This design comes from an exercise in tuning for small area, a short achievable clock period and few clock cycles per item on the open sky130 flow, not from production work.
Where RTL was checked, it was by simulation tests only, not by an equivalence proof against the original.
Not every run is shown, and edits may drop behaviour that the tests do not exercise.
The RTL of runs 2 to 5 was laid out without a check of its function.

**Run 1: final layout**

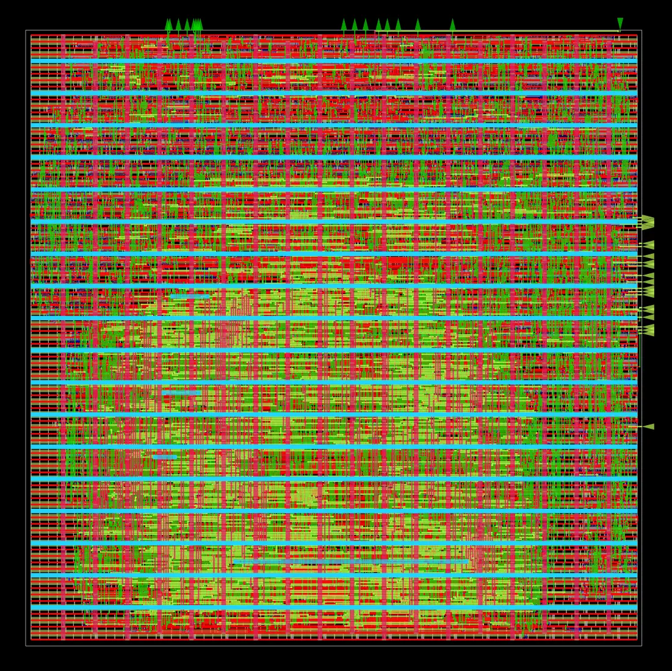
**Run 1: signal wires on met1**

Supply wires on this layer in gray.
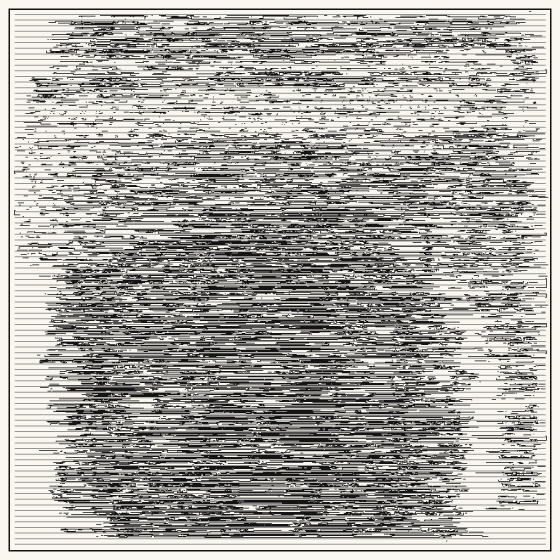
**Run 1: pin map**

Pins as bars across the die edge, other pins in gray.
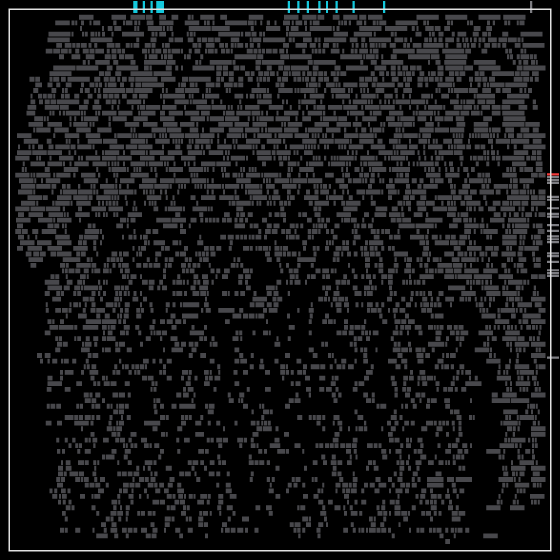
**Run 1: track usage over the die**

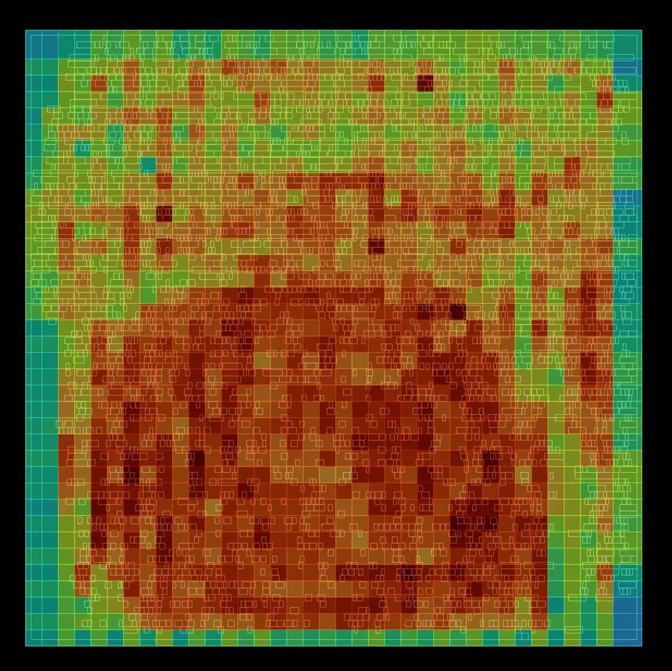
File: flow/coef.hex
0000
0000
ffff
fffd
fffb
fff8
fff4
fff0
ffeb
ffe5
ffdf
ffd7
ffcf
ffc7
ffbd
ffb3
ffa8
ff9c
ff90
ff82
ff74
ff66
ff56
ff46
ff34
ff22
ff10
fefc
fee8
fed3
febd
fea7
fe8f
fe77
fe5f
fe45
fe2b
fe10
fdf4
fdd8
fdbb
fd9d
fd7f
fd60
fd40
fd20
fd00
fcde
fcbc
fc9a
fc77
fc53
fc30
fc0b
fbe6
fbc1
fb9c
fb76
fb4f
fb29
fb02
fadb
fab3
fa8c
fa64
fa3c
fa14
f9ec
f9c4
f99c
f974
f94c
f924
f8fd
f8d5
f8ae
f887
f860
f839
f813
f7ed
f7c8
f7a3
f77f
f75b
f738
f716
f6f4
f6d3
f6b3
f693
f675
f657
f63b
f61f
f604
f5eb
f5d2
f5bb
f5a5
f590
f57d
f56b
f55a
f54b
f53d
f531
f527
f51e
f516
f511
f50d
f50b
f50b
f50d
f511
f517
f51f
f528
f535
f543
f553
f566
f57b
f592
f5ac
f5c8
f5e6
f607
f62b
f651
f67a
f6a5
f6d3
f704
f737
f76d
f7a6
f7e2
f820
f862
f8a6
f8ee
f938
f985
f9d6
fa29
fa7f
fad9
fb35
fb95
fbf8
fc5e
fcc7
fd33
fda3
fe15
fe8b
ff04
ff81
0000
0083
0109
0192
021e
02ae
0341
03d7
0470
050d
05ad
064f
06f6
079f
084b
08fb
09ae
0a64
0b1c
0bd8
0c98
0d5a
0e1f
0ee7
0fb2
1080
1150
1224
12fa
13d4
14b0
158e
1670
1754
183a
1923
1a0f
1afd
1bed
1ce0
1dd5
1ecc
1fc6
20c1
21bf
22bf
23c0
24c4
25c9
26d1
27da
28e4
29f0
2afe
2c0d
2d1e
2e30
2f43
3057
316d
3283
339b
34b3
35cc
36e6
3800
391c
3a37
3b53
3c70
3d8c
3ea9
3fc6
40e3
4200
431c
4439
4555
4671
478c
48a7
49c1
4ada
4bf2
4d0a
4e21
4f36
504a
515d
526f
537f
548e
559b
56a7
57b0
58b8
59be
5ac2
5bc4
5cc4
5dc1
5ebc
5fb4
60ab
619e
628f
637d
6468
6550
6636
6718
67f7
68d3
69ab
6a81
6b52
6c21
6ceb
6db3
6e76
6f36
6ff1
70a9
715d
720d
72b9
7360
7404
74a3
753e
75d5
7667
76f4
777d
7802
7882
78fd
7974
79e6
7a53
7abb
7b1e
7b7d
7bd6
7c2b
7c7b
7cc5
7d0b
7d4c
7d87
7dbd
7def
7e1b
7e42
7e64
7e80
7e98
7eaa
7eb7
7ebf
7ec1
7ebf
7eb7
7eaa
7e98
7e80
7e64
7e42
7e1b
7def
7dbd
7d87
7d4c
7d0b
7cc5
7c7b
7c2b
7bd6
7b7d
7b1e
7abb
7a53
79e6
7974
78fd
7882
7802
777d
76f4
7667
75d5
753e
74a3
7404
7360
72b9
720d
715d
70a9
6ff1
6f36
6e76
6db3
6ceb
6c21
6b52
6a81
69ab
68d3
67f7
6718
6636
6550
6468
637d
628f
619e
60ab
5fb4
5ebc
5dc1
5cc4
5bc4
5ac2
59be
58b8
57b0
56a7
559b
548e
537f
526f
515d
504a
4f36
4e21
4d0a
4bf2
4ada
49c1
48a7
478c
4671
4555
4439
431c
4200
40e3
3fc6
3ea9
3d8c
3c70
3b53
3a37
391c
3800
36e6
35cc
34b3
339b
3283
316d
3057
2f43
2e30
2d1e
2c0d
2afe
29f0
28e4
27da
26d1
25c9
24c4
23c0
22bf
21bf
20c1
1fc6
1ecc
1dd5
1ce0
1bed
1afd
1a0f
1923
183a
1754
1670
158e
14b0
13d4
12fa
1224
1150
1080
0fb2
0ee7
0e1f
0d5a
0c98
0bd8
0b1c
0a64
09ae
08fb
084b
079f
06f6
064f
05ad
050d
0470
03d7
0341
02ae
021e
0192
0109
0083
0000
ff81
ff04
fe8b
fe15
fda3
fd33
fcc7
fc5e
fbf8
fb95
fb35
fad9
fa7f
fa29
f9d6
f985
f938
f8ee
f8a6
f862
f820
f7e2
f7a6
f76d
f737
f704
f6d3
f6a5
f67a
f651
f62b
f607
f5e6
f5c8
f5ac
f592
f57b
f566
f553
f543
f535
f528
f51f
f517
f511
f50d
f50b
f50b
f50d
f511
f516
f51e
f527
f531
f53d
f54b
f55a
f56b
f57d
f590
f5a5
f5bb
f5d2
f5eb
f604
f61f
f63b
f657
f675
f693
f6b3
f6d3
f6f4
f716
f738
f75b
f77f
f7a3
f7c8
f7ed
f813
f839
f860
f887
f8ae
f8d5
f8fd
f924
f94c
f974
f99c
f9c4
f9ec
fa14
fa3c
fa64
fa8c
fab3
fadb
fb02
fb29
fb4f
fb76
fb9c
fbc1
fbe6
fc0b
fc30
fc53
fc77
fc9a
fcbc
fcde
fd00
fd20
fd40
fd60
fd7f
fd9d
fdbb
fdd8
fdf4
fe10
fe2b
fe45
fe5f
fe77
fe8f
fea7
febd
fed3
fee8
fefc
ff10
ff22
ff34
ff46
ff56
ff66
ff74
ff82
ff90
ff9c
ffa8
ffb3
ffbd
ffc7
ffcf
ffd7
ffdf
ffe5
ffeb
fff0
fff4
fff8
fffb
fffd
ffff
0000
File: flow/run.sh
#!/bin/bash
# synth_recipe.tcl (not shown) runs the flow's synth.tcl, then flattens the netlist and writes it again
# the make line also repeats each setting of config.mk as NAME=value (left out here)
make -C /OpenROAD-flow-scripts/flow DESIGN_CONFIG=/design/flow/config.mk WORK_HOME=/design/flow/orfs CLKGATE_MAP_FILE= SYNTH_SCRIPT=/design/flow/synth_recipe.tcl finish
File: flow/config.mk
export PLATFORM = sky130hd
export DESIGN_NAME = filter
export DESIGN_NICKNAME = filter
export VERILOG_FILES = /design/flow/design.v
export SDC_FILE = /design/flow/constraint.sdc
export NUM_CORES = 4
export LEC_CHECK = 0
export CAP_MARGIN = 20
export CORE_MARGIN = 2
export CORE_UTILIZATION = 40
export SLEW_MARGIN = 20
export SYNTH_MEMORY_MAX_BITS = 16384
File: flow/constraint.sdc
create_clock -name core_clock -period 10.0 [get_ports {clk}]
set_input_delay 2.0000 -clock core_clock [delete_from_list [all_inputs] [get_ports {clk}]]
set_output_delay 2.0000 -clock core_clock [all_outputs]
set_load 0.01 [all_outputs]
File: flow/design.v
`timescale 1ns / 1ps
module filter
 #(parameter DWIDTH = 16,
   parameter DDWIDTH = 2*DWIDTH,
	parameter L = 160,
	parameter L_LOG = 8,
	parameter M = 147,
	parameter M_LOG = 8,
	parameter CWIDTH = 4*L,
	parameter J = 4,
	parameter J_LOG = 2)
  (input clk,
   input rst,
	output req_in,
	input ack_in,
	input signed [0:DWIDTH-1] data_in,
	output req_out,
	input ack_out,
	output signed [0:DWIDTH-1] data_out);
	reg req_out_buf;
	assign req_out = req_out_buf;
	reg req_in_buf;
	assign req_in = req_in_buf;
	reg signed [0:DWIDTH-1] sum;
	assign data_out = sum;
	reg signed [0:DWIDTH-1] input_buf [0:J - 1];
	reg signed [0:DDWIDTH-1] calc_buf;
	reg signed [0:DDWIDTH-1] last_calc;
	integer i;
	reg [0:J_LOG] count;
	reg signed [0:DWIDTH-1] h_in_reg [0:CWIDTH - 1];
	reg [0:L_LOG - 1] cur_mod;
	reg f;
	initial begin 
		$readmemh ("coef.hex", h_in_reg);
	end
	always @(posedge clk) begin
		if (rst) begin
			req_in_buf <= 1;
			req_out_buf <= 0;
			sum <= 0;
			count <= 0;
			cur_mod <= 0;
			f <= 0;
			for (i = 0; i < J; i = i + 1) begin
				input_buf[i] <= 0;
			end
		end
		else begin
			if (req_in && ack_in) begin
				req_in_buf <= 0;
				calc_buf <= 0;
				count <= 0;
				f <= 0;
				for(i = 0; i < J - 1; i = i + 1) begin
					input_buf[i + 1] <= input_buf[i]; 
				end
				input_buf[0] <= data_in;
			end
			if (req_out && ack_out) begin
				req_out_buf <= 0;
			end
			else if (!req_in && !req_out && !ack_in && !ack_out) begin		
				if (count == J + 1) begin
					req_in_buf <= cur_mod < M;
					calc_buf <= 0;
					count <= 0;
				end
				else if (count == J) begin
					sum <= calc_buf[1:DWIDTH];
					if (cur_mod >= L - M) begin
						cur_mod <= cur_mod - (L - M);
					end
					else begin
						cur_mod <= cur_mod + M;
					end
					req_out_buf <= 1;
					count <= count + 1;
				end
				else begin
					if(f) begin
						f <= 0;
						calc_buf <= last_calc + calc_buf;
						count <= count + 1;
					end
					else begin
						f <= 1;
						last_calc <= input_buf[count] * h_in_reg[count * L + cur_mod];
					end
				end
			end
		end
	end
endmodule
==> summary.txt, run 1 <==
Synth
  • Flops & latches, synth: 156
  • Synth cell types: 103
  • Synth Area in Adders: 26.4%
  • XOR/XNOR share of the synthesized area: 2.76%
  • Most used DFF post-synth: dfxtp_1
  • Largest family of logic cells by synthesized area: adder cells
  • EDFF count, synth: 62
  • Syn Area/Cell: 7.72 sq um
  • Cell Area, Synth: 26300 sq um
  • Multiplexer share of the synthesized area: 2.38%
  • Synth Area in Simple Gates: 19.0%

STA
  • Post-route setup slack: 536 ps
  • Hold Vio Cnt, Final: 0
  • Clock skew: 19.3 ps
  • Final Setup Violations: 0
  • Slew Viols, Final: 0
  • RSZ-0062 raised after global routing: false
  • Max Clk Rate: 0.106 GHz
  • Final worst-path cycle share: 94.6%
  • Worst slew pin tran: 1170 ps

Clock network
  • Clock Sinks: 156
  • Clock Path Buffers: 2
  • CTS buffer count: 17
  • H-tree levels: 4
  • Post-cts sizing count: 0
  • Setup Fix Bufs, Post-CTS: 0

Min path
  • Hold path depth: 2
  • HP Class: reg2reg

Global route
  • Global-route wire length before repair: 199 mm
  • Initial antenna violation count: 8
  • Overflow after GRT: 0
  • Largest net degree at the start of global routing: 130
  • GRT Total Usage: 40.7%

Status
  • Status: timing/DRC/antenna clean

Placed design
  • Placed instance count: 4400
  • Place WS: 780 ps
  • Gpl congestion: 1.09

Critical path
  • Slowest-stage cell, CP: o311ai_2
  • CP max FO: 47
  • Flop2flop setup slack: 540 ps
  • R2R depth: 32
  • Setup CP Type: reg2reg
  • Critical path depth in cells: 32
  • CP startpoint: cur_mod[7]

Floorplanning
  • I/O Pins: 38
  • Die ar.: 67900 sq um
  • Core area: 65500 sq um
  • Initial Utilization: 40.2%

Final layout
  • Filler-free cell count of the finished design: 4437
  • Final net count: 3974
  • Commonest non-fill, non-tap cell in the layout: nand2_1
  • Synthesis-to-finish area growth: 14.0%
  • Share of cells above drive strength 1: 13.6%

Routing
  • Vias/cell: 6.54
  • Drt drc: 0
  • ANT nets after route: 0
  • Pre-Repair DR Iteration Count: 10

Job
  • Max-cap viol count: 0
Testbench counts for the RTL of run 1, summed over its fixed seeds: cycles 61,016, items 5,120.
Back to the opening pictures, 'final layout':
DIE HEIGHT: 261 um
row count: 94

Back to the opening pictures, 'signal wires on met1':
longest straight run: 139 um
share of all routed wire: 42%
nets with wire on the layer: 3712
met1 Usage GRT: 56.1%
Routed WL: 138 mm
via count: 29000

Back to the opening pictures, 'pin map':
legend:
  req_in:
    color: red
    pins: 1
    direction: output
    edge: right
  data_out:
    color: cyan
    pins: 16
    direction: output
    edge: top
all pins by edge: 21 right, 17 top
Die X: 261 um
IO buf count: 37

Back to the opening pictures, 'track usage over the die':
Final Util: 45.8%
Routed WL per cell: 31.1 um

-- run 1: metrics by stage --
| step | instance area [sq um] | hold WS [ps] | util, % |
|---|---|---|---|
| after floorplan | 26300 | 436 | - |
| after global placement | 29400 | 443 | 44.8 |
| after detailed placement | 29400 | 447 | 44.8 |
| after CTS | 30000 | 457 | 45.8 |
| after global routing | 30000 | 474 | 45.8 |
| final | 30000 | 454 | 45.8 |
-- run 1: layout make-up --
| class | count | area (sq um) |
|---|---|---|
| clock inverter | 15 | 188 |
| sequential | 156 | 3760 |
| clock buffer | 17 | 425 |
| timing repair buffer | 393 | 3250 |
| fill | 6667 | 35500 |
| multi-input combinational | 2668 | 20100 |
| inverter | 319 | 1200 |
| tap | 864 | 1080 |
| antenna | 5 | 12.5 |
-- run 1: how the worst min path moves through the flow --
stage,startpoint,to
after detailed placement,sum[15],sum[15]
after floorplan,input_buf[3][15],input_buf[3][15]
after CTS,sum[15],sum[15]
after global routing,input_buf[3][7],input_buf[3][7]
final,sum[15],sum[15]
after global placement,sum[15],sum[15]
-- run 1: sequential cells by signal (all words and copies together), names as in the netlist --
signal,count
calc_buf,31
count,3
cur_mod,8
last_calc,31
req_in_buf,1
input_buf,64
req_out_buf,1
sum,16
f,1
-- run 1: synth_stat cells (38+ instances only) --
cell type	instances	share of area (%)
fa_1	258	20
edfxtp_1	62	7.1
xnor2_1	46	1.5
nand2_1	453	6.5
clkbuf_1	109	1.6
a21oi_1	299	5.7
buf_2	96	1.8
nor3_1	80	1.5
buf_4	38	1.1
nand3_1	68	1.3
nor2_1	273	3.9
inv_1	313	4.5
dfxtp_1	94	7.1
nand2b_1	68	1.6
a31oi_1	60	1.4
o211ai_1	42	1.2
o21ai_0	209	4.0
ha_1	141	6.7
a211oi_1	61	1.7
-- run 1: layer usage --
| layer | routed length [um] | vias up |
|---|---|---|
| li1 | - | 12200 |
| met1 | 57800 | 14200 |
| met2 | 53500 | 2084 |
| met3 | 19400 | 440 |
| met4 | 7120 | 8 |
| met5 | 135 | - |
-- run 1: cells by family (layout without fill, tap and decap cells) --
group	count (synthesis)	in the layout
flip-flops	156	156
AO/OA/AOI/OAI	1028	1028
XOR/XNOR	82	82
buffers and inverters	588	744
multiplexers	48	48
other	0	5
adder cells (fa/ha/maj)	400	400
AND/OR/NAND/NOR	1110	1110
-- run 1: worst min-delay path: cells and delay by family (launching register included) --
family / cells / cell delay [ps]
AO/OA/AOI/OAI: 1 / 50
flip-flops: 1 / 310
AND/OR/NAND/NOR: 1 / 50
**Run 1: cell area per tile**

The bar under the picture is 100 um long. The die is cut into 26 by 26 equal tiles; white is low, dark blue is high, 0 to 100% covered.
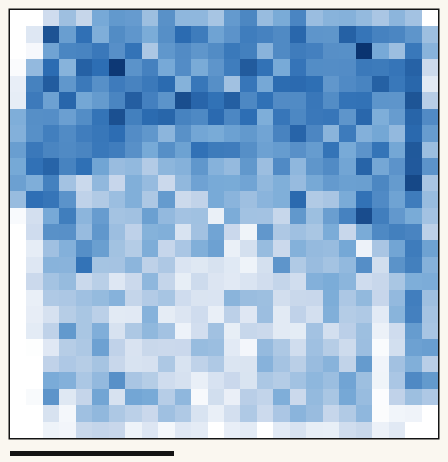

## Run 2: large edit since run 1, in outline
flow/design.v: 94 -> 1551 lines; modules unchanged: 0
  filter: edited, 93 -> 1550 lines
==> flow/flow/run.sh (new file) <==
#!/bin/bash
# Standard layout, with timing repair aiming below the clock period.
set -euo pipefail
bash standard.sh SETUP_SLACK_MARGIN=6.5 finish > standard_make.log 2>&1
==> flow/standard.sh (new file) <==
#!/bin/bash
# synth_recipe.tcl (not shown) runs the flow's synth.tcl, then flattens the netlist and writes it again
# the make line also repeats each setting of config.mk as NAME=value (left out here)
make -C /OpenROAD-flow-scripts/flow DESIGN_CONFIG=/design/flow/config.mk WORK_HOME=/design/flow/orfs CLKGATE_MAP_FILE= SYNTH_SCRIPT=/design/flow/synth_recipe.tcl "${@:-finish}"
removed: flow/coef.hex
removed: flow/run.sh
**Run 2: cell area per tile**

The bar under the picture is 100 um long. The die is cut into 26 by 26 equal tiles; white is low, dark blue is high, 0 to 100% covered.
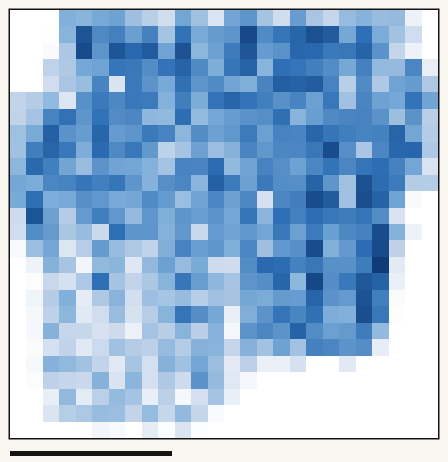
tiles over 75% full: 8.6%
emptiest ninth of the die: bottom right
nearly empty tiles: 17%
fullest tile: 96%
core area: 67300 sq um
Final Util: 45.0%
Initial Utilization: 40.4%

**Run 2: where the registers sit**

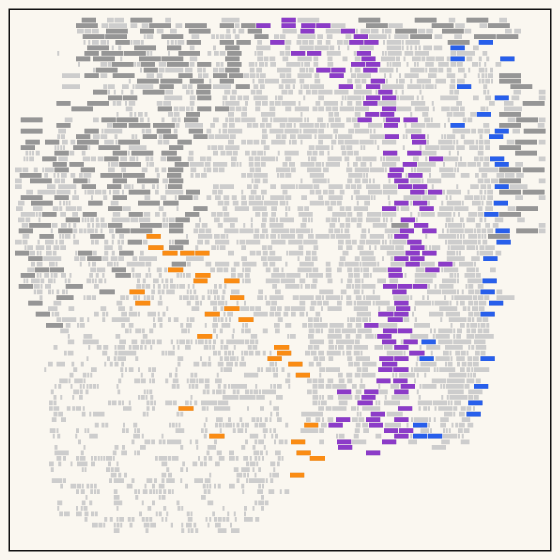
legend:
  acc:
    color: blue
    placed_flops: 31
    where: a column on the right
  r1:
    color: purple
    placed_flops: 114
  cr:
    color: orange
    placed_flops: 28
not colored: 200
Register Area: 8320 sq um
Seq area share: 27.5%

==> run 2 against run 1 <==
  * Count of clock-buffer cells in the layout grew 40
  * Area after synthesis grew 3.3%
  * Design area rose by 0.91%
  * First-iteration DRC count down 52%
  * Via count shrank 26%
  * Global-route usage decreased by 16 points
  * Register-to-register slack gained 5500 ps
  * Synthesized cell count fell by 15%
  * Critical path type unchanged
  * Highest routed layer is now met4
==> summary.txt, run 2 <==
Final layout
  • Final net count: 3169 (was 3974)
  • Largest regs: r1: 114 flops, acc: 31 flops, cr: 28 flops (was input_buf: 64 flops, calc_buf: 31 flops, last_calc: 31 flops)
  • ANT cells: 0 (was 5)
  • Commonest non-fill, non-tap cell in the layout: inv_1 (was nand2_1)

STA
  • Max Clk Rate: 0.253 GHz (was 0.106 GHz)
  • RSZ-0062 raised after global routing: true (was false)
  • Final Setup Violations: 0 (unchanged)
  • Worst slew pin tran: 946 ps (was 1170 ps)
  • Clock skew: 17.2 ps (was 19.3 ps)

Global route
  • Initial antenna violation count: 0 (was 8)
  • GRT Total Usage: 24.5% (was 40.7%)
  • Global-route wire length before repair: 133 mm (was 199 mm)
  • Largest net degree at the start of global routing: 67 (was 130)

Status
  • Status: timing/DRC/antenna clean (unchanged)

Synth
  • Cell Area, Synth: 27200 sq um (was 26300 sq um)
  • Synth Area in Adders: 21.8% (was 26.4%)
  • Synth cell types: 79 (was 103)
  • XOR/XNOR share of the synthesized area: 9.79% (was 2.76%)
  • Synth top area share: 21.6% (was 19.6%)
  • Most used DFF post-synth: dfxtp_1 (unchanged)
  • Ranking of synthesized cells by area: dfxtp_1, fa_1, edfxtp_1 (was fa_1, dfxtp_1, edfxtp_1)

Floorplanning
  • Die X: 265 um (was 261 um)
  • Die ar.: 70100 sq um (was 67900 sq um)
  • Row count: 95 (was 94)
  • DIE HEIGHT: 265 um (was 261 um)

Placed design
  • Place WS: 5230 ps (was 780 ps)
  • IO buf count: 37 (unchanged)
  • Gpl congestion: 0.988 (was 1.09)

Job
  • Max-cap viol count: 0 (unchanged)

Clock network
  • H-tree levels: 2 (was 4)
  • Clock Path Buffers: 3 (was 2)
  • CTS buffer count: 42 (was 17)
  • Clock Sinks: 373 (was 156)

Critical path
  • Slowest-stage cell, CP: or4_4 (was o311ai_2)
  • Critical path depth in cells: 14 (was 32)
  • Setup CP Type: reg2reg (unchanged)
  • CP startpoint: r1[14] (was cur_mod[7])

Routing
  • Vias/cell: 5.79 (was 6.54)
  • Pre-Repair DR Iteration Count: 6 (was 10)
  • Via count: 21600 (was 29000)
  • Routed WL per cell: 23.5 um (was 31.1 um)

Min path
  • Hold_sp: x1[6] (was sum[15])
## run 2: cell count changes in the layout (fill, tap and decap cells not counted), moves of 174 or more
cell,previous run,this run
nand2_1,452,206
dfxtp_1,89,263
a21oi_1,298,121
a22oi_1,25,222
buf_4,340,60
xnor2_1,44,251
## run 2: worst min-delay path by stage
stage / to / slack, ps / depth (start not counted)
6_report: x2[6] / 430 / 0
3_3_place_gp: x2[6] / 410 / 0
2_1_floorplan: r1[1] / 330 / 0
5_1_grt: x2[6] / 440 / 0
4_1_cts: x2[3] / 430 / 0
3_5_place_dp: x2[1] / 420 / 0
## run 2: per-layer routing
layer | vias up | track usage, % | part of all wire [%]
met5 | - | 0 | 0
met4 | 0 | 10.0 | 4.2
met3 | 234 | 5.14 | 8.3
met2 | 1070 | 37.4 | 43
met1 | 10600 | 33.9 | 44
li1 | 9682 | - | -
## run 2: timing repair
| action | 4_1_cts | 5_1_grt |
|---|---|---|
| cloned | 0 | 1 |
| pin swaps | 30 | 32 |
| setup endpoints to repair | 58 | 34 |
| gates resized for setup | 46 | 66 |
| buffers inserted | 22 | 18 |
## run 2: cell families after synthesis
kind of cell | after synthesis
compound gates | 742
buf+inv | 555
simple gates | 515
flops | 373
fa+ha+maj | 333
xor+xnor | 304
mux | 71
## run 2: cell type report
class	instances	area [sq um]	share of cell area [%]
clock buffers	57	1230	4.06
clock inverters	19	240	0.793
inverters	325	1240	4.09
flip-flops and latches	373	8320	27.5
repair buffers	108	978	3.23
well taps	873	1090	3.61
multi-input cells	1966	17200	56.8
## run 2: through the flow
stage                     instance area [sq um]  instances
after floorplan                           27300       2893
after global placement                    28100       3604
after detailed placement                  28100       3604
after CTS                                 29900       3702
after global routing                      30300       3721
final                                     30300       3721
## run 2: worst register-to-register path, cell delays in order, from the launching register on
cell       delay [ps]
dfxtp_2           310
inv_1              50
fa_2              400
fa_1              490
inv_1              50
fa_1              480
ha_4              290
nor3_1             60
or4_4             500
o21ai_4           180
nor3b_4           330
a2111oi_4         150
o311ai_1          290
a21oi_1           120
xnor2_1           140
**Run 2: signal wires on met1**

Supply wires on this layer in gray.
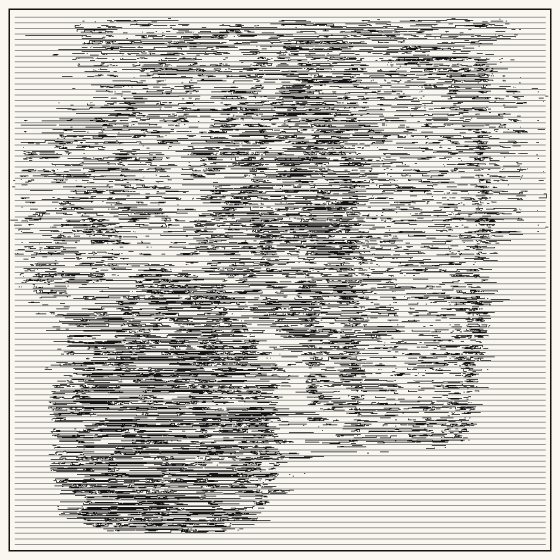

--- run 3 (diff from run 2) ---
==> flow/flow/run.sh (replaced) <==
#!/bin/bash
# Standard layout, with timing repair aiming below the clock period.
set -euo pipefail
bash standard.sh SETUP_SLACK_MARGIN=7.0 finish > standard_make.log 2>&1
**Run 3: signal wires on met1**

Supply wires on this layer in gray.
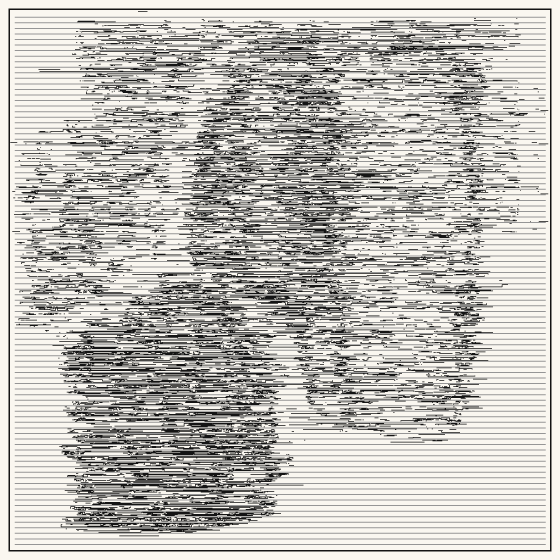
main direction: horizontal
longest straight run: 70.8 um
met1 Usage GRT: 33.9%
via count: 21900
Routed WL: 86.9 mm

**Run 3: pin map**

Pins as bars across the die edge, other pins in gray.
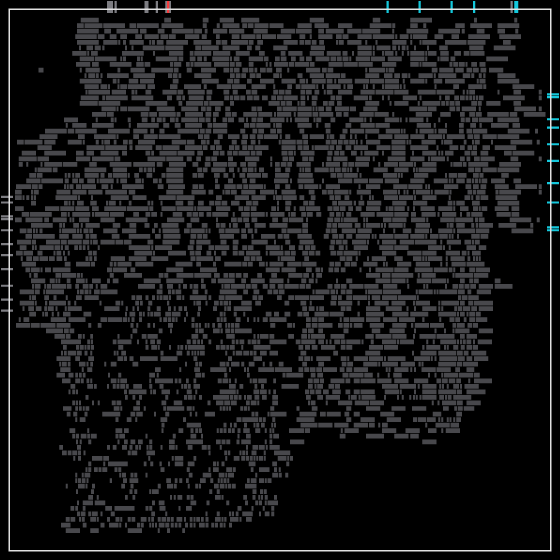
legend:
  data_out:
    color: cyan
    pins: 16
    direction: output
    edge: 10 right, 6 top
  req_in:
    color: red
    pins: 1
    direction: output
    edge: top
Die X: 265 um
DIE HEIGHT: 265 um

==> run 3 against run 2 <==
  * Die area unchanged
  * Area after synthesis stayed put
  * Register-to-register slack better by 40 ps
  * Maximum frequency up 0.91%
  * Highest routed layer unchanged
==> summary.txt, run 3 <==
Final layout
  • Max reg flops: 114 (unchanged)
  • Largest regs: r1: 114 flops, acc: 31 flops, cr: 28 flops (unchanged)
  • Most frequent cells in the layout: inv_1, xnor2_1, fa_1 (was inv_1, dfxtp_1, xnor2_1)
  • Commonest non-fill, non-tap cell in the layout: inv_1 (unchanged)
  • Finished Cell Area: 31400 sq um (was 30300 sq um)
  • Share of cells above drive strength 1: 17.2% (was 11.3%)
  • Final net count: 3212 (was 3169)
  • Synthesis-to-finish area growth: 15.6% (was 11.4%)
  • Final Util: 46.7% (was 45.0%)
  • Biggest register: r1 (unchanged)

Synth
  • Most used DFF post-synth: dfxtp_1 (unchanged)
  • YS warnings: 1 (unchanged)
  • XOR/XNOR share of the synthesized area: 9.79% (unchanged)
  • Largest family of logic cells by synthesized area: adder cells (unchanged)
  • Synth cell count leaders: inv_1, dfxtp_1, xnor2_1, fa_1, a22oi_1 (unchanged)
  • Flops & latches, synth: 373 (unchanged)
  • EDFF count, synth: 80 (unchanged)
  • Top-count cell post-synth: inv_1 (unchanged)
  • Syn Area/Cell: 9.40 sq um (unchanged)
  • Post-synthesis compound-gate area fraction: 18.5% (unchanged)
  • Mapped Cells: 2893 (unchanged)
  • Dominant cell type by area after synthesis: dfxtp_1 (unchanged)
  • Synth async-reset ratio: 0% (unchanged)
  • Synth top area share: 21.6% (unchanged)
  • Cell Area, Synth: 27200 sq um (unchanged)
  • Synth Area in Simple Gates: 8.59% (unchanged)
  • Syn Nets: 3246 (unchanged)
  • Multiplexer share of the synthesized area: 3.08% (unchanged)
  • Synth Area in Adders: 21.8% (unchanged)
  • Synth cell types: 79 (unchanged)
  • Ranking of synthesized cells by area: dfxtp_1, fa_1, edfxtp_1 (unchanged)
  • Sequential fraction of the synthesis area: 30.4% (unchanged)

Floorplanning
  • Die ar.: 70100 sq um (unchanged)
  • I/O Pins: 38 (unchanged)
  • Row count: 95 (unchanged)
  • Core area: 67300 sq um (unchanged)
  • Initial Utilization: 40.4% (unchanged)

STA
  • Post-route setup slack: 6090 ps (was 6050 ps)
  • Max Clk Rate: 0.256 GHz (was 0.253 GHz)
  • Slew HR: 40.3% (was 36.8%)
  • Worst slew pin tran: 892 ps (was 946 ps)
  • Final Setup Violations: 0 (unchanged)
  • Hold Vio Cnt, Final: 0 (unchanged)
  • Slew Viols, Final: 0 (unchanged)
  • Final worst-path cycle share: 39.1% (was 39.5%)
  • RSZ-0062 raised after global routing: true (unchanged)
  • Final setup TNS: 0 ps (unchanged)
  • Clock skew: 15.5 ps (was 17.2 ps)
  • Final Critical Period: 3910 ps (was 3950 ps)

Clock network
  • Clk Latency, worst-skew pair: 560 ps (was 580 ps)
  • CTS buffer count: 42 (unchanged)
  • Clock transition at the registers of the reported paths: 60 ps (about the same)
  • Clock Path Buffers: 3 (unchanged)
  • Clock Sinks: 373 (unchanged)
  • Root buffer cell: clkbuf_16 (unchanged)
  • H-tree levels: 2 (unchanged)
  • TritonCTS clock tree: done (unchanged)
  • Hold Buf Count CTS: 0 (unchanged)

Critical path
  • Setup CP Type: reg2reg (unchanged)
  • Worst reg2reg path startpoint: r1[34] (was r1[14])
  • Setup crit start kind: register (unchanged)
  • Worst Path Arrival: 4360 ps (was 4410 ps)
  • CP startpoint: r1[34] (was r1[14])
  • Critical path required time: 10450 ps (was 10460 ps)
  • CP max FO: 4 (was 3)
  • Flop2flop setup slack: 6090 ps (was 6050 ps)
  • Worst setup EP type: register (unchanged)

Placed design
  • Place WS: 5280 ps (was 5230 ps)
  • IO buf count: 37 (unchanged)
  • Post-DP HPWL: 60.7 mm (was 61.7 mm)
  • Gpl congestion: 0.979 (was 0.988)
  • Area after DPL: 28200 sq um (was 28100 sq um)

Global route
  • Overflow after GRT: 0 (unchanged)
  • Number of global-route vias before repair: 22100 (was 21600)
  • GRT Total Usage: 24.5% (about the same)
  • Initial antenna violation count: 3 (was 0)
  • Global-route wire length before repair: 133 mm (about the same)
  • Largest net degree at the start of global routing: 82 (was 67)

Status
  • Status: timing/DRC/antenna clean (unchanged)

Routing
  • Iter 0 DRT Violations: 2369 (was 2271)
  • ANT nets after route: 0 (unchanged)
  • Routed WL per cell: 23.1 um (was 23.5 um)
  • Vias/cell: 5.82 (was 5.79)
  • Pre-Repair DR Iteration Count: 5 (was 6)
  • Drt drc: 0 (unchanged)

Job
  • Max-cap viol count: 0 (unchanged)

Min path
  • Hold_sp: x1[6] (unchanged)
  • HP Class: reg2reg (unchanged)
==> run 3: cell counts after synthesis <==
No cell type changed its count.
==> run 3: logic make-up after synthesis <==
group                      after synthesis
AOI/OAI and AO/OA                      742
buffers and inverters                  555
and+or+nand+nor                        515
DFF                                    373
adders and majority gates              333
xor gates and xnor gates               304
muxes                                   71
==> run 3: repair_timing <==
item / 4_1_cts / 5_1_grt
gates cloned: 0 / 1
resized for setup: 309 / 98
endpoints found under the setup margin: 153 / 88
buffers inserted: 41 / 45
hold endpoints to repair: 0 / 0
pin swaps: 33 / 30
==> run 3: worst max-delay path, stage by stage (launching register included) <==
cell	delay, ps
dfxtp_2	320
fa_2	390
inv_2	60
fa_1	420
fa_1	510
inv_2	50
ha_4	280
nand3_2	80
or4_4	540
o21ai_4	170
nor3b_4	310
a2111oi_4	130
o311ai_1	290
a21oi_1	120
xnor2_1	140
==> run 3: per-stage QoR <==
stage	hold slack (ps)	std cells
5_1_grt	440	3766
4_1_cts	432	3720
2_1_floorplan	329	2893
3_5_place_dp	417	3601
6_report	426	3767
3_3_place_gp	408	3601
==> run 3: cell type report <==
class / count / area, sq um
Fill cell: 6305 / 35800
Multi-Input combinational cell: 1965 / 17600
Sequential cell: 373 / 8560
Timing Repair Buffer: 152 / 1360
Clock buffer: 63 / 1340
Inverter: 325 / 1280
Tap cell: 873 / 1090
Clock inverter: 15 / 193
Antenna cell: 1 / 2.50
==> run 3: routing by layer <==
metal	wire, um	up-vias	global-route usage, %
met5	0	-	0
met3	8250	253	5.26
met1	37300	10800	33.9
li1	-	9781	-
met4	3790	0	10.4
met2	37600	1125	36.9
==> run 3: path summary, 6_finish.rpt <==
path                   to  cells after the start
hold reg to reg     x2[6]                      0
setup / recovery  acc[27]                     14
setup reg to reg  acc[27]                     14
hold / removal      x2[6]                      0
**Run 3: track usage over the die**

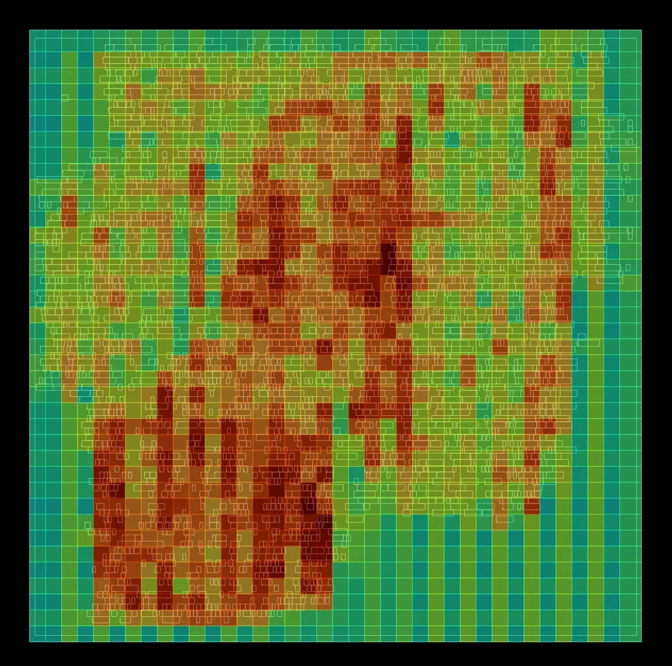

## Run 4: large edit since run 3, in outline
flow/design.v: 1551 -> 1575 lines; modules unchanged: 0
  filter: edited, 1550 -> 1574 lines
**Run 4: track usage over the die**

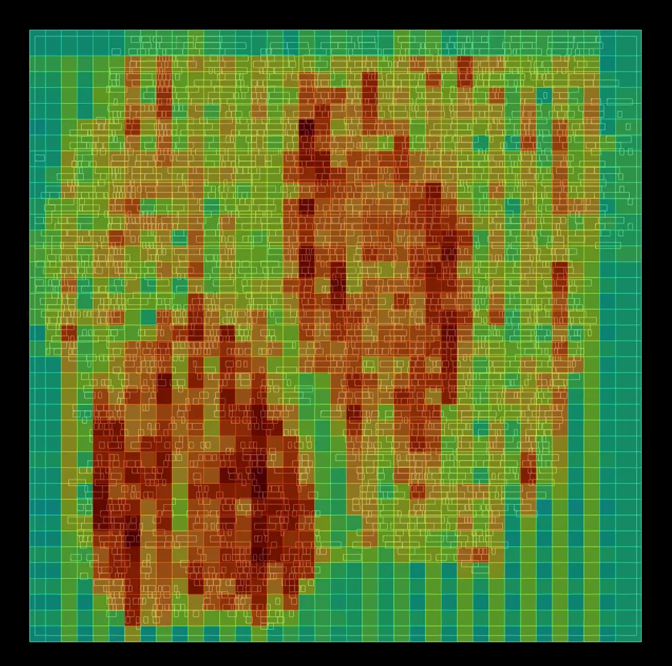
most crowded layer after global routing: met2
Final Util: 44.7%
Routed WL per cell: 23.6 um
met3 usage: 5.38%

**Run 4: cell area per tile**

The bar under the picture is 100 um long. The die is cut into 27 by 27 equal tiles; white is low, dark blue is high, 0 to 100% covered.
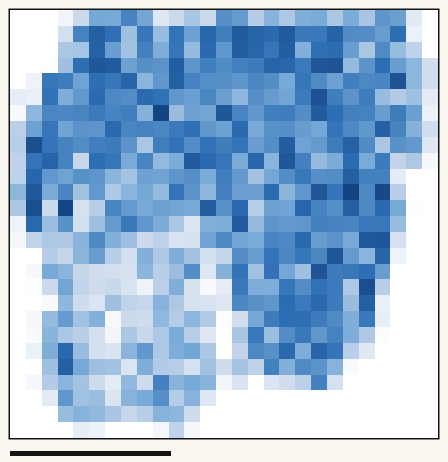
mean over tiles: 42%
densest ninth of the die: top middle
emptiest ninth of the die: bottom right
tiles over 75% full: 10%
nearly empty tiles: 18%
fullest tile: 92%
Initial Utilization: 40.3%
core area: 68500 sq um

==> run 4 against run 3 <==
  * Sequential share of layout area is 0.78 points higher
  * Critical path type unchanged
  * Critical path depth rose by 1
  * Critical endpoint is now ac[3]
==> summary.txt, run 4 <==
Status
  • Status: timing/DRC/antenna clean (unchanged)

Global route
  • Overflow after GRT: 0 (unchanged)
  • Initial antenna violation count: 2 (was 3)
  • Largest net degree at the start of global routing: 75 (was 82)

Clock network
  • Clock transition at the registers of the reported paths: 60 ps (about the same)
  • CTS buffer count: 43 (was 42)
  • Clock Path Buffers: 3 (unchanged)
  • TritonCTS clock tree: done (unchanged)
  • Hold Buf Count CTS: 0 (unchanged)
  • H-tree levels: 2 (unchanged)
  • Clock Sinks: 377 (was 373)

STA
  • RSZ-0062 raised after global routing: true (unchanged)
  • Final setup TNS: 0 ps (unchanged)
  • Max Clk Rate: 0.296 GHz (was 0.256 GHz)
  • Post-route setup slack: 6620 ps (was 6090 ps)
  • Final Critical Period: 3380 ps (was 3910 ps)
  • Final Setup Violations: 0 (unchanged)

Synth
  • EDFF count, synth: 80 (unchanged)
  • Synth cell count leaders: inv_1, dfxtp_1, fa_1, nand2_1, xnor2_1 (was inv_1, dfxtp_1, xnor2_1, fa_1, a22oi_1)
  • Flops & latches, synth: 377 (was 373)
  • Top-count cell post-synth: inv_1 (unchanged)
  • Ranking of synthesized cells by area: dfxtp_1, fa_1, edfxtp_1 (unchanged)
  • Synth async-reset ratio: 0% (unchanged)
  • Most used DFF post-synth: dfxtp_1 (unchanged)
  • Cell Area, Synth: 27600 sq um (was 27200 sq um)
  • Syn Nets: 3281 (was 3246)

Final layout
  • Most frequent cells in the layout: inv_1, nand2_1, fa_1 (was inv_1, xnor2_1, fa_1)
  • Multi-input logic area: 17400 sq um (was 17600 sq um)
  • Filler-free cell count of the finished design: 3742 (was 3767)
  • Max reg flops: 114 (unchanged)
  • Biggest register: r1 (unchanged)
  • ANT cells: 0 (was 1)
  • Final net count: 3199 (was 3212)

Min path
  • HP Class: reg2reg (unchanged)

Floorplanning
  • I/O Pins: 38 (unchanged)
  • DIE HEIGHT: 267 um (was 265 um)
  • Die X: 267 um (was 265 um)

Job
  • Max-cap viol count: 0 (unchanged)

Critical path
  • CP max FO: 13 (was 4)
  • Critical path required time: 10470 ps (was 10450 ps)

Routing
  • Vias/cell: 5.77 (was 5.82)
  • Routed WL: 88.2 mm (was 86.9 mm)

Placed design
  • IO buf count: 37 (unchanged)
  • Placed instance count: 3621 (was 3601)
  • Place WS: 6320 ps (was 5280 ps)
  • Gpl congestion: 1.00 (was 0.979)
## run 4: final timing paths
check / startpoint / endpoint / slack (ps)
worst min-delay path: x1[14] / x2[14] / 430
worst max-delay path: fb_en / ac[3] / 6620
worst min register to register: x1[14] / x2[14] / 430
worst max register to register: fb_en / ac[3] / 6620
## run 4: kinds of logic after synthesis
kind of cell | after synthesis | share of synthesized area (%)
adder cells (fa/ha/maj) | 353 | 22.7
flip-flops | 377 | 30.3
buffers and inverters | 573 | 7.99
AND/OR/NAND/NOR | 547 | 9.13
XOR/XNOR | 305 | 9.69
multiplexers | 59 | 2.59
AO/OA/AOI/OAI | 694 | 17.7
## run 4: routing by layer
| layer | track usage, % | up-vias | share of wire, % |
|---|---|---|---|
| met5 | 0 | - | 0 |
| met1 | 33.0 | 10600 | 42 |
| met2 | 38.5 | 1074 | 45 |
| met4 | 10.9 | 0 | 4.5 |
| met3 | 5.38 | 256 | 9.2 |
| li1 | - | 9616 | - |
## run 4: timing repair
item	CTS	global route
setup endpoints to repair	122	69
gates resized for setup	177	99
cloned	4	0
pin swaps	17	16
buffers inserted	23	15
## run 4: worst max-delay path, stage by stage, from the launching register on
cell and delay, ps:
dfxtp_4 350, buf_12 140, and2_4 140, fa_1 500, inv_1 50, fa_1 460, fa_1 490, inv_1 40
ha_2 180, fa_2 360, a21oi_2 140, nor2_1 40, nor2_1 120, nor2b_1 70, o21ai_1 120, nand2b_1 60
## run 4: final cells by class
| class | count | area share [%] |
|---|---|---|
| clock buffers | 56 | 3.87 |
| clock inverters | 23 | 0.621 |
| inverters | 334 | 4.15 |
| multi-input cells | 1960 | 56.7 |
| flip-flops and latches | 377 | 28.0 |
| well taps | 882 | 3.60 |
| repair buffers | 109 | 3.05 |
| repair inverters | 1 | 0.0163 |
## run 4: metrics by stage
step	utilization [%]	instance area (sq um)
after floorplan	-	27700
after global placement	41.5	28400
after detailed placement	41.6	28400
after CTS	44.1	30200
after global routing	44.7	30600
final	44.7	30600
**Run 4: final layout**

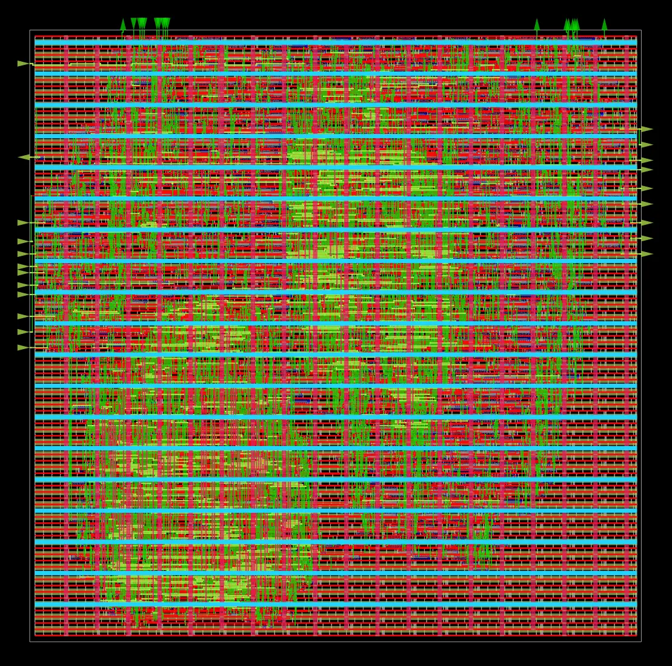

--- run 5 (diff from run 4) ---
--- a/flow/config.mk
+++ b/flow/config.mk
@@ -7,6 +7,6 @@
 export LEC_CHECK = 0
 export CAP_MARGIN = 20
 export CORE_MARGIN = 2
-export CORE_UTILIZATION = 40
+export CORE_UTILIZATION = 60
 export SLEW_MARGIN = 20
 export SYNTH_MEMORY_MAX_BITS = 16384
**Run 5: final layout**

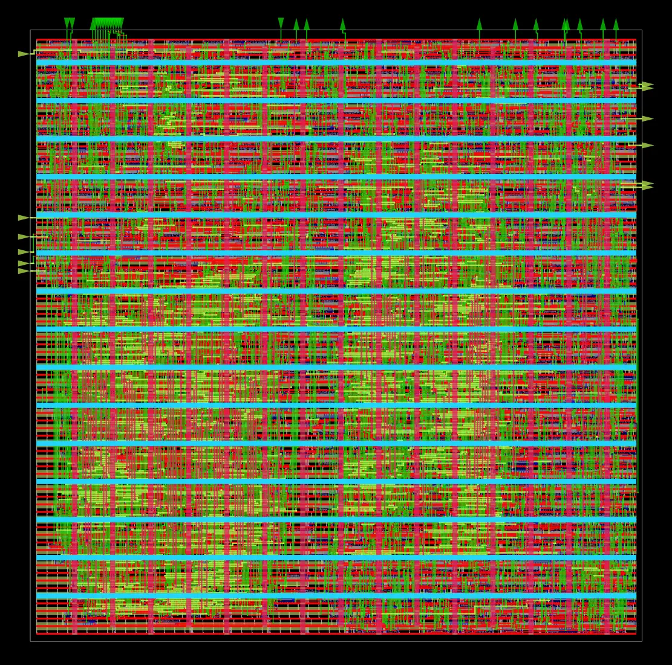
Finished Cell Area: 30800 sq um
row count: 78
Final Util: 67.9%

==> run 5 against run 4 <==
  * Still clean
  * Worst hold slack lost 12 ps
  * Sequential share of layout area shrank 0.16 points
  * Design area up 0.62%
  * Synthesized cell count is the same
  * Final cell count fell by 6.8%
  * Count of clock-buffer cells in the layout rose by 4
  * Critical path depth unchanged
  * Critical path type unchanged
==> summary.txt, run 5 <==
Critical path
  • Reg2reg end: ac[3] (unchanged)
  • Worst Path Arrival: 3950 ps (was 3850 ps)
  • CP top delay family: adder cells (unchanged)
  • R2R depth: 15 (unchanged)
  • Slowest-stage cell, CP: fa_1 (unchanged)
  • Critical path required time: 10460 ps (was 10470 ps)
  • CP most frequent cell: fa_1 (unchanged)
  • Worst path cell trace: buf_12, and2_4, fa_1, inv_1, fa_1, fa_1, inv_1, ha_2, fa_2, a21oi_2, nor2_1, nor2_2, nor2b_1, o21ai_1, nand2b_1 (was buf_12, and2_4, fa_1, inv_1, fa_1, fa_1, inv_1, ha_2, fa_2, a21oi_2, nor2_1, nor2_1, nor2b_1, o21ai_1, nand2b_1)
  • Worst setup EP type: register (unchanged)

Min path
  • HP Class: reg2reg (unchanged)
  • Hold_sp: x1[5] (was x1[14])

Synth
  • Multiplexer share of the synthesized area: 2.59% (unchanged)
  • Synth async-reset ratio: 0% (unchanged)
  • Synth Area in Simple Gates: 9.13% (unchanged)
  • EDFF count, synth: 80 (unchanged)
  • Synth Area in Adders: 22.7% (unchanged)
  • Syn Area/Cell: 9.48 sq um (unchanged)
  • XOR/XNOR share of the synthesized area: 9.69% (unchanged)
  • Most used DFF post-synth: dfxtp_1 (unchanged)
  • Cell Area, Synth: 27600 sq um (unchanged)
  • Synth cell types: 84 (unchanged)
  • Dominant cell type by area after synthesis: dfxtp_1 (unchanged)
  • Ranking of synthesized cells by area: dfxtp_1, fa_1, edfxtp_1 (unchanged)
  • Largest family of logic cells by synthesized area: adder cells (unchanged)
  • YS warnings: 1 (unchanged)
  • Top-count cell post-synth: inv_1 (unchanged)

Global route
  • Overflow after GRT: 0 (unchanged)
  • Met3 usage: 7.43% (was 5.38%)
  • Most crowded layer after global routing: met2 (unchanged)
  • Global-route wire length before repair: 130 mm (was 135 mm)
  • Initial antenna violation count: 0 (was 2)
  • Largest net degree at the start of global routing: 87 (was 75)
  • Number of global-route vias before repair: 22200 (was 21800)

Clock network
  • Clock Sinks: 377 (unchanged)
  • H-tree levels: 2 (unchanged)
  • CTS buffer count: 42 (was 43)
  • TritonCTS clock tree: done (unchanged)
  • Clock Path Buffers: 3 (unchanged)
  • Clk Latency, worst-skew pair: 590 ps (about the same)

Floorplanning
  • Die X: 218 um (was 267 um)
  • DIE HEIGHT: 218 um (was 267 um)
  • Die ar.: 47700 sq um (was 71000 sq um)
  • I/O Pins: 38 (unchanged)
  • Core area: 45400 sq um (was 68500 sq um)

STA
  • Worst slew pin tran: 983 ps (was 908 ps)
  • Slew Viols, Final: 0 (unchanged)
  • Final Setup Violations: 0 (unchanged)
  • Final setup TNS: 0 ps (unchanged)
  • RSZ-0062 raised after global routing: true (unchanged)
  • Hold Vio Cnt, Final: 0 (unchanged)
  • Final worst-path cycle share: 34.9% (was 33.8%)

Placed design
  • Post-DP HPWL: 58.9 mm (was 63.1 mm)
  • IO buf count: 37 (unchanged)

Final layout
  • Multi-input logic area: 17500 sq um (was 17400 sq um)
  • Commonest non-fill, non-tap cell in the layout: inv_1 (unchanged)
  • Most frequent cells in the layout: inv_1, fa_1, nand2_1 (was inv_1, nand2_1, fa_1)
  • ANT cells: 0 (unchanged)

Routing
  • Routed WL per cell: 24.6 um (was 23.6 um)
  • Vias/cell: 6.39 (was 5.77)

Job
  • Max-cap viol count: 0 (unchanged)

Status
  • Status: timing/DRC/antenna clean (unchanged)
**Run 5: signal wires on met1**

Supply wires on this layer in gray.
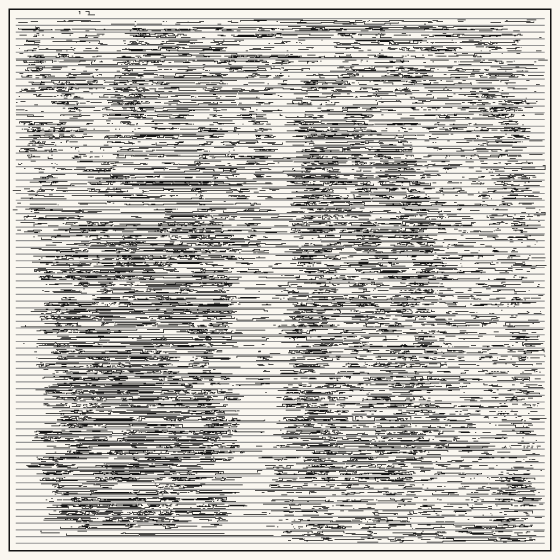
wire length on this layer: 32.8 mm
main direction: horizontal
share of all routed wire: 38%
longest straight run: 53.8 um
via count: 22300
Routed WL: 85.7 mm
met1 Usage GRT: 45.9%

-- run 5: cell counts after synthesis --
No cell type changed its count.
-- run 5: layout make-up --
class / instances / share of cell area [%]
inverters: 334 / 4.13
repair buffers: 141 / 3.97
clock buffers: 60 / 3.96
flip-flops and latches: 377 / 27.8
clock inverters: 18 / 0.974
multi-input cells: 1959 / 56.7
well taps: 600 / 2.44
-- run 5: layer usage --
layer,wire (um),share of wire (%),vias to the layer above
met5,0,0,-
met4,5320,6.2,0
met3,8840,10,368
met2,38800,45,1466
met1,32800,38,10800
li1,-,-,9688
-- run 5: worst reg2reg max path, stage by stage, from the launching register on --
cell,delay (ps)
dfxtp_4,380
buf_12,160
and2_4,160
fa_1,510
inv_1,50
fa_1,450
fa_1,490
inv_1,40
ha_2,180
fa_2,350
a21oi_2,130
nor2_1,60
nor2_2,120
nor2b_1,70
o21ai_1,140
nand2b_1,70
-- run 5: metrics by stage --
stage	hold WS, ps	area [sq um]	setup slack [ps]	instances
4_1_cts	424	30100	6530	3448
3_5_place_dp	413	28100	6300	3340
6_report	421	30800	6510	3489
3_3_place_gp	407	28100	6350	3340
2_1_floorplan	329	27700	6600	2908
5_1_grt	443	30800	6400	3489
-- run 5: repair_timing --
item,in CTS,in global routing
pin swaps,14,35
hold buffers,0,0
endpoints found under the setup margin,128,106
gates resized for setup,188,130
setup buffers,29,39
gates cloned,1,2
-- run 5: worst max path at each step --
stage,from,to,slack (ps),cells after the start
floorplan,fb_en,ac[3],6600,16
global placement,fb_en,ac[2],6350,16
detailed placement,fb_en,ac[2],6300,16
CTS,req_in_r,req_in,6530,1
global route,fb_en,ac[3],6400,15
finish,fb_en,ac[3],6510,15
-- run 5: kinds of logic after synthesis --
kind of cell               count (synthesis)
AOI/OAI and AO/OA                        694
buffers and inverters                    573
and+or+nand+nor                          547
DFF                                      377
adders and majority gates                353
xor gates and xnor gates                 305
muxes                                     59

==> layout pictures side by side <==
Where the registers sit.
(a)
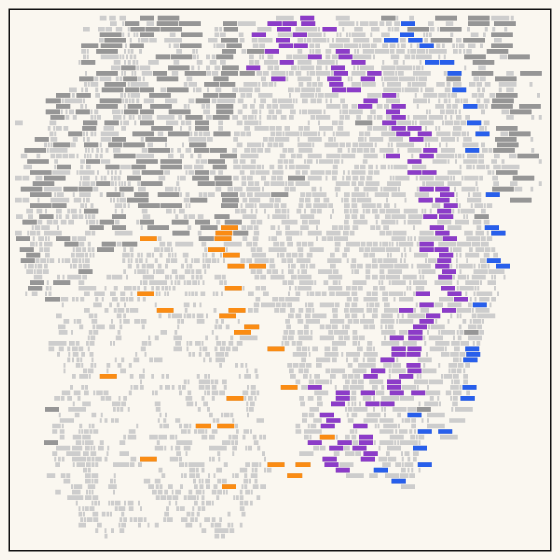
(b)
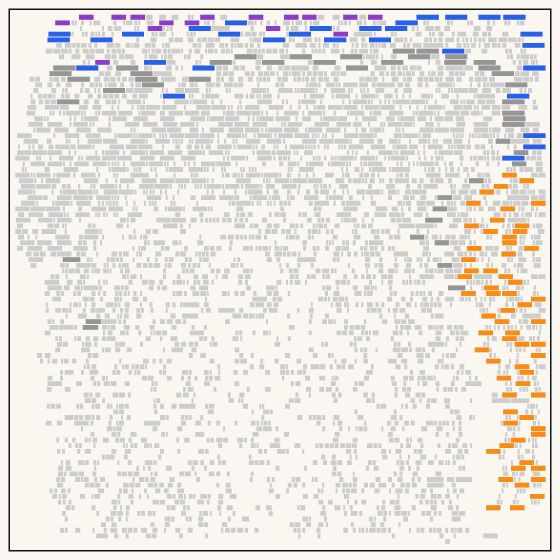
(c)
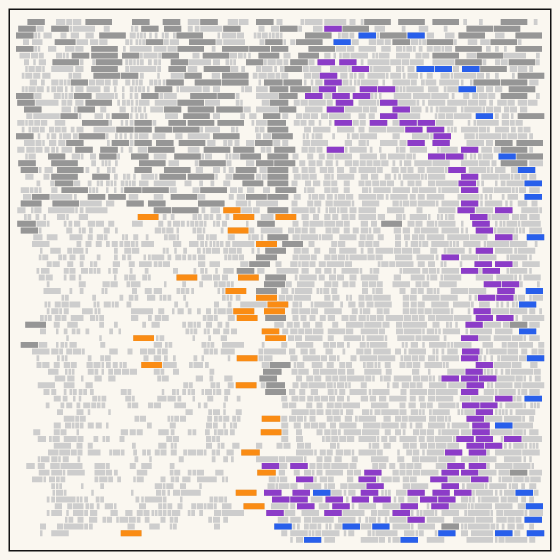
run 1 -> (b)
run 5 -> (c)
run 4 -> (a)
Of these, most cells: (b)
Of these, fewest sequential cells: (b)

Key to (b):
legend:
  calc_buf:
    color: blue
    placed_flops: 31
    where: a band across the top
  sum:
    color: purple
    placed_flops: 16
  input_buf:
    color: orange
    placed_flops: 64


==> screenshots <==
Pin map.
Pins as bars across the die edge, other pins in gray.
image #1
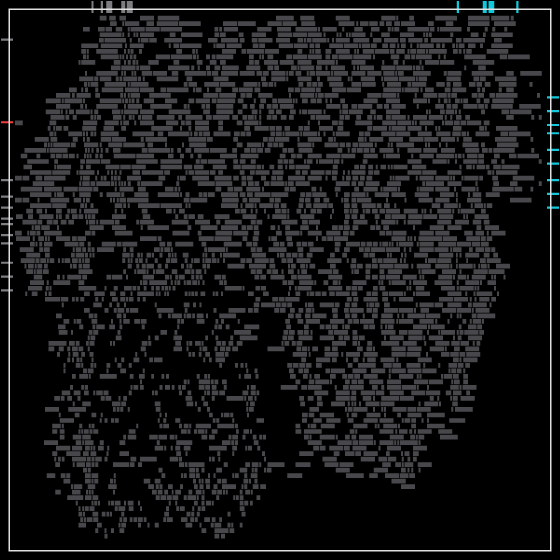
image #2
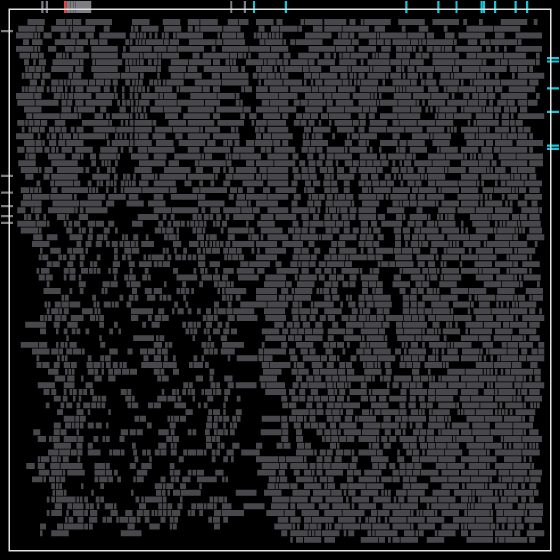
- image #1 = run 4
- image #2 = run 5

separate check: timing with driven ports:
The results above use ideal ports. As a check the final layouts listed here were re-extracted and re-timed, cells and wires unchanged.
Step 1: set_driving_cell puts a clkbuf_16 on clk and a buf_2 on each other input, an assumption about the parent block.
Step 2 adds t to the input delays and takes it off the output delays; t is the mean of the earliest and latest rising clock arrival at the registers after step 1. Input paths then give back, and output paths get back, about the clock's delay inside the block.
Three values: ideal ports, drivers, drivers and shift; two values: the first two.
run | t, ns | setup slack, ns | hold slack, ns | slew at the worst register clock pin (ns) | pins driven straight from the clock port
run 1 | 0.536 | 0.536 / 0.536 / 0.536 | 0.454 / 0.454 / 0.454 | 0.09 / 0.09 | 1
run 2 | 0.630 | 6.051 / 6.051 / 6.051 | 0.433 / 0.433 / 0.433 | 0.07 / 0.07 | 1
run 3 | 0.617 | 6.086 / 6.086 / 6.086 | 0.426 / 0.426 / 0.426 | 0.06 / 0.06 | 1
run 4 | 0.629 | 6.622 / 6.622 / 6.622 | 0.433 / 0.433 / 0.433 | 0.07 / 0.07 | 1
run 5 | 0.633 | 6.514 / 6.514 / 6.514 | 0.421 / 0.421 / 0.421 | 0.07 / 0.07 | 1
After both steps setup and hold are still met in every run listed.
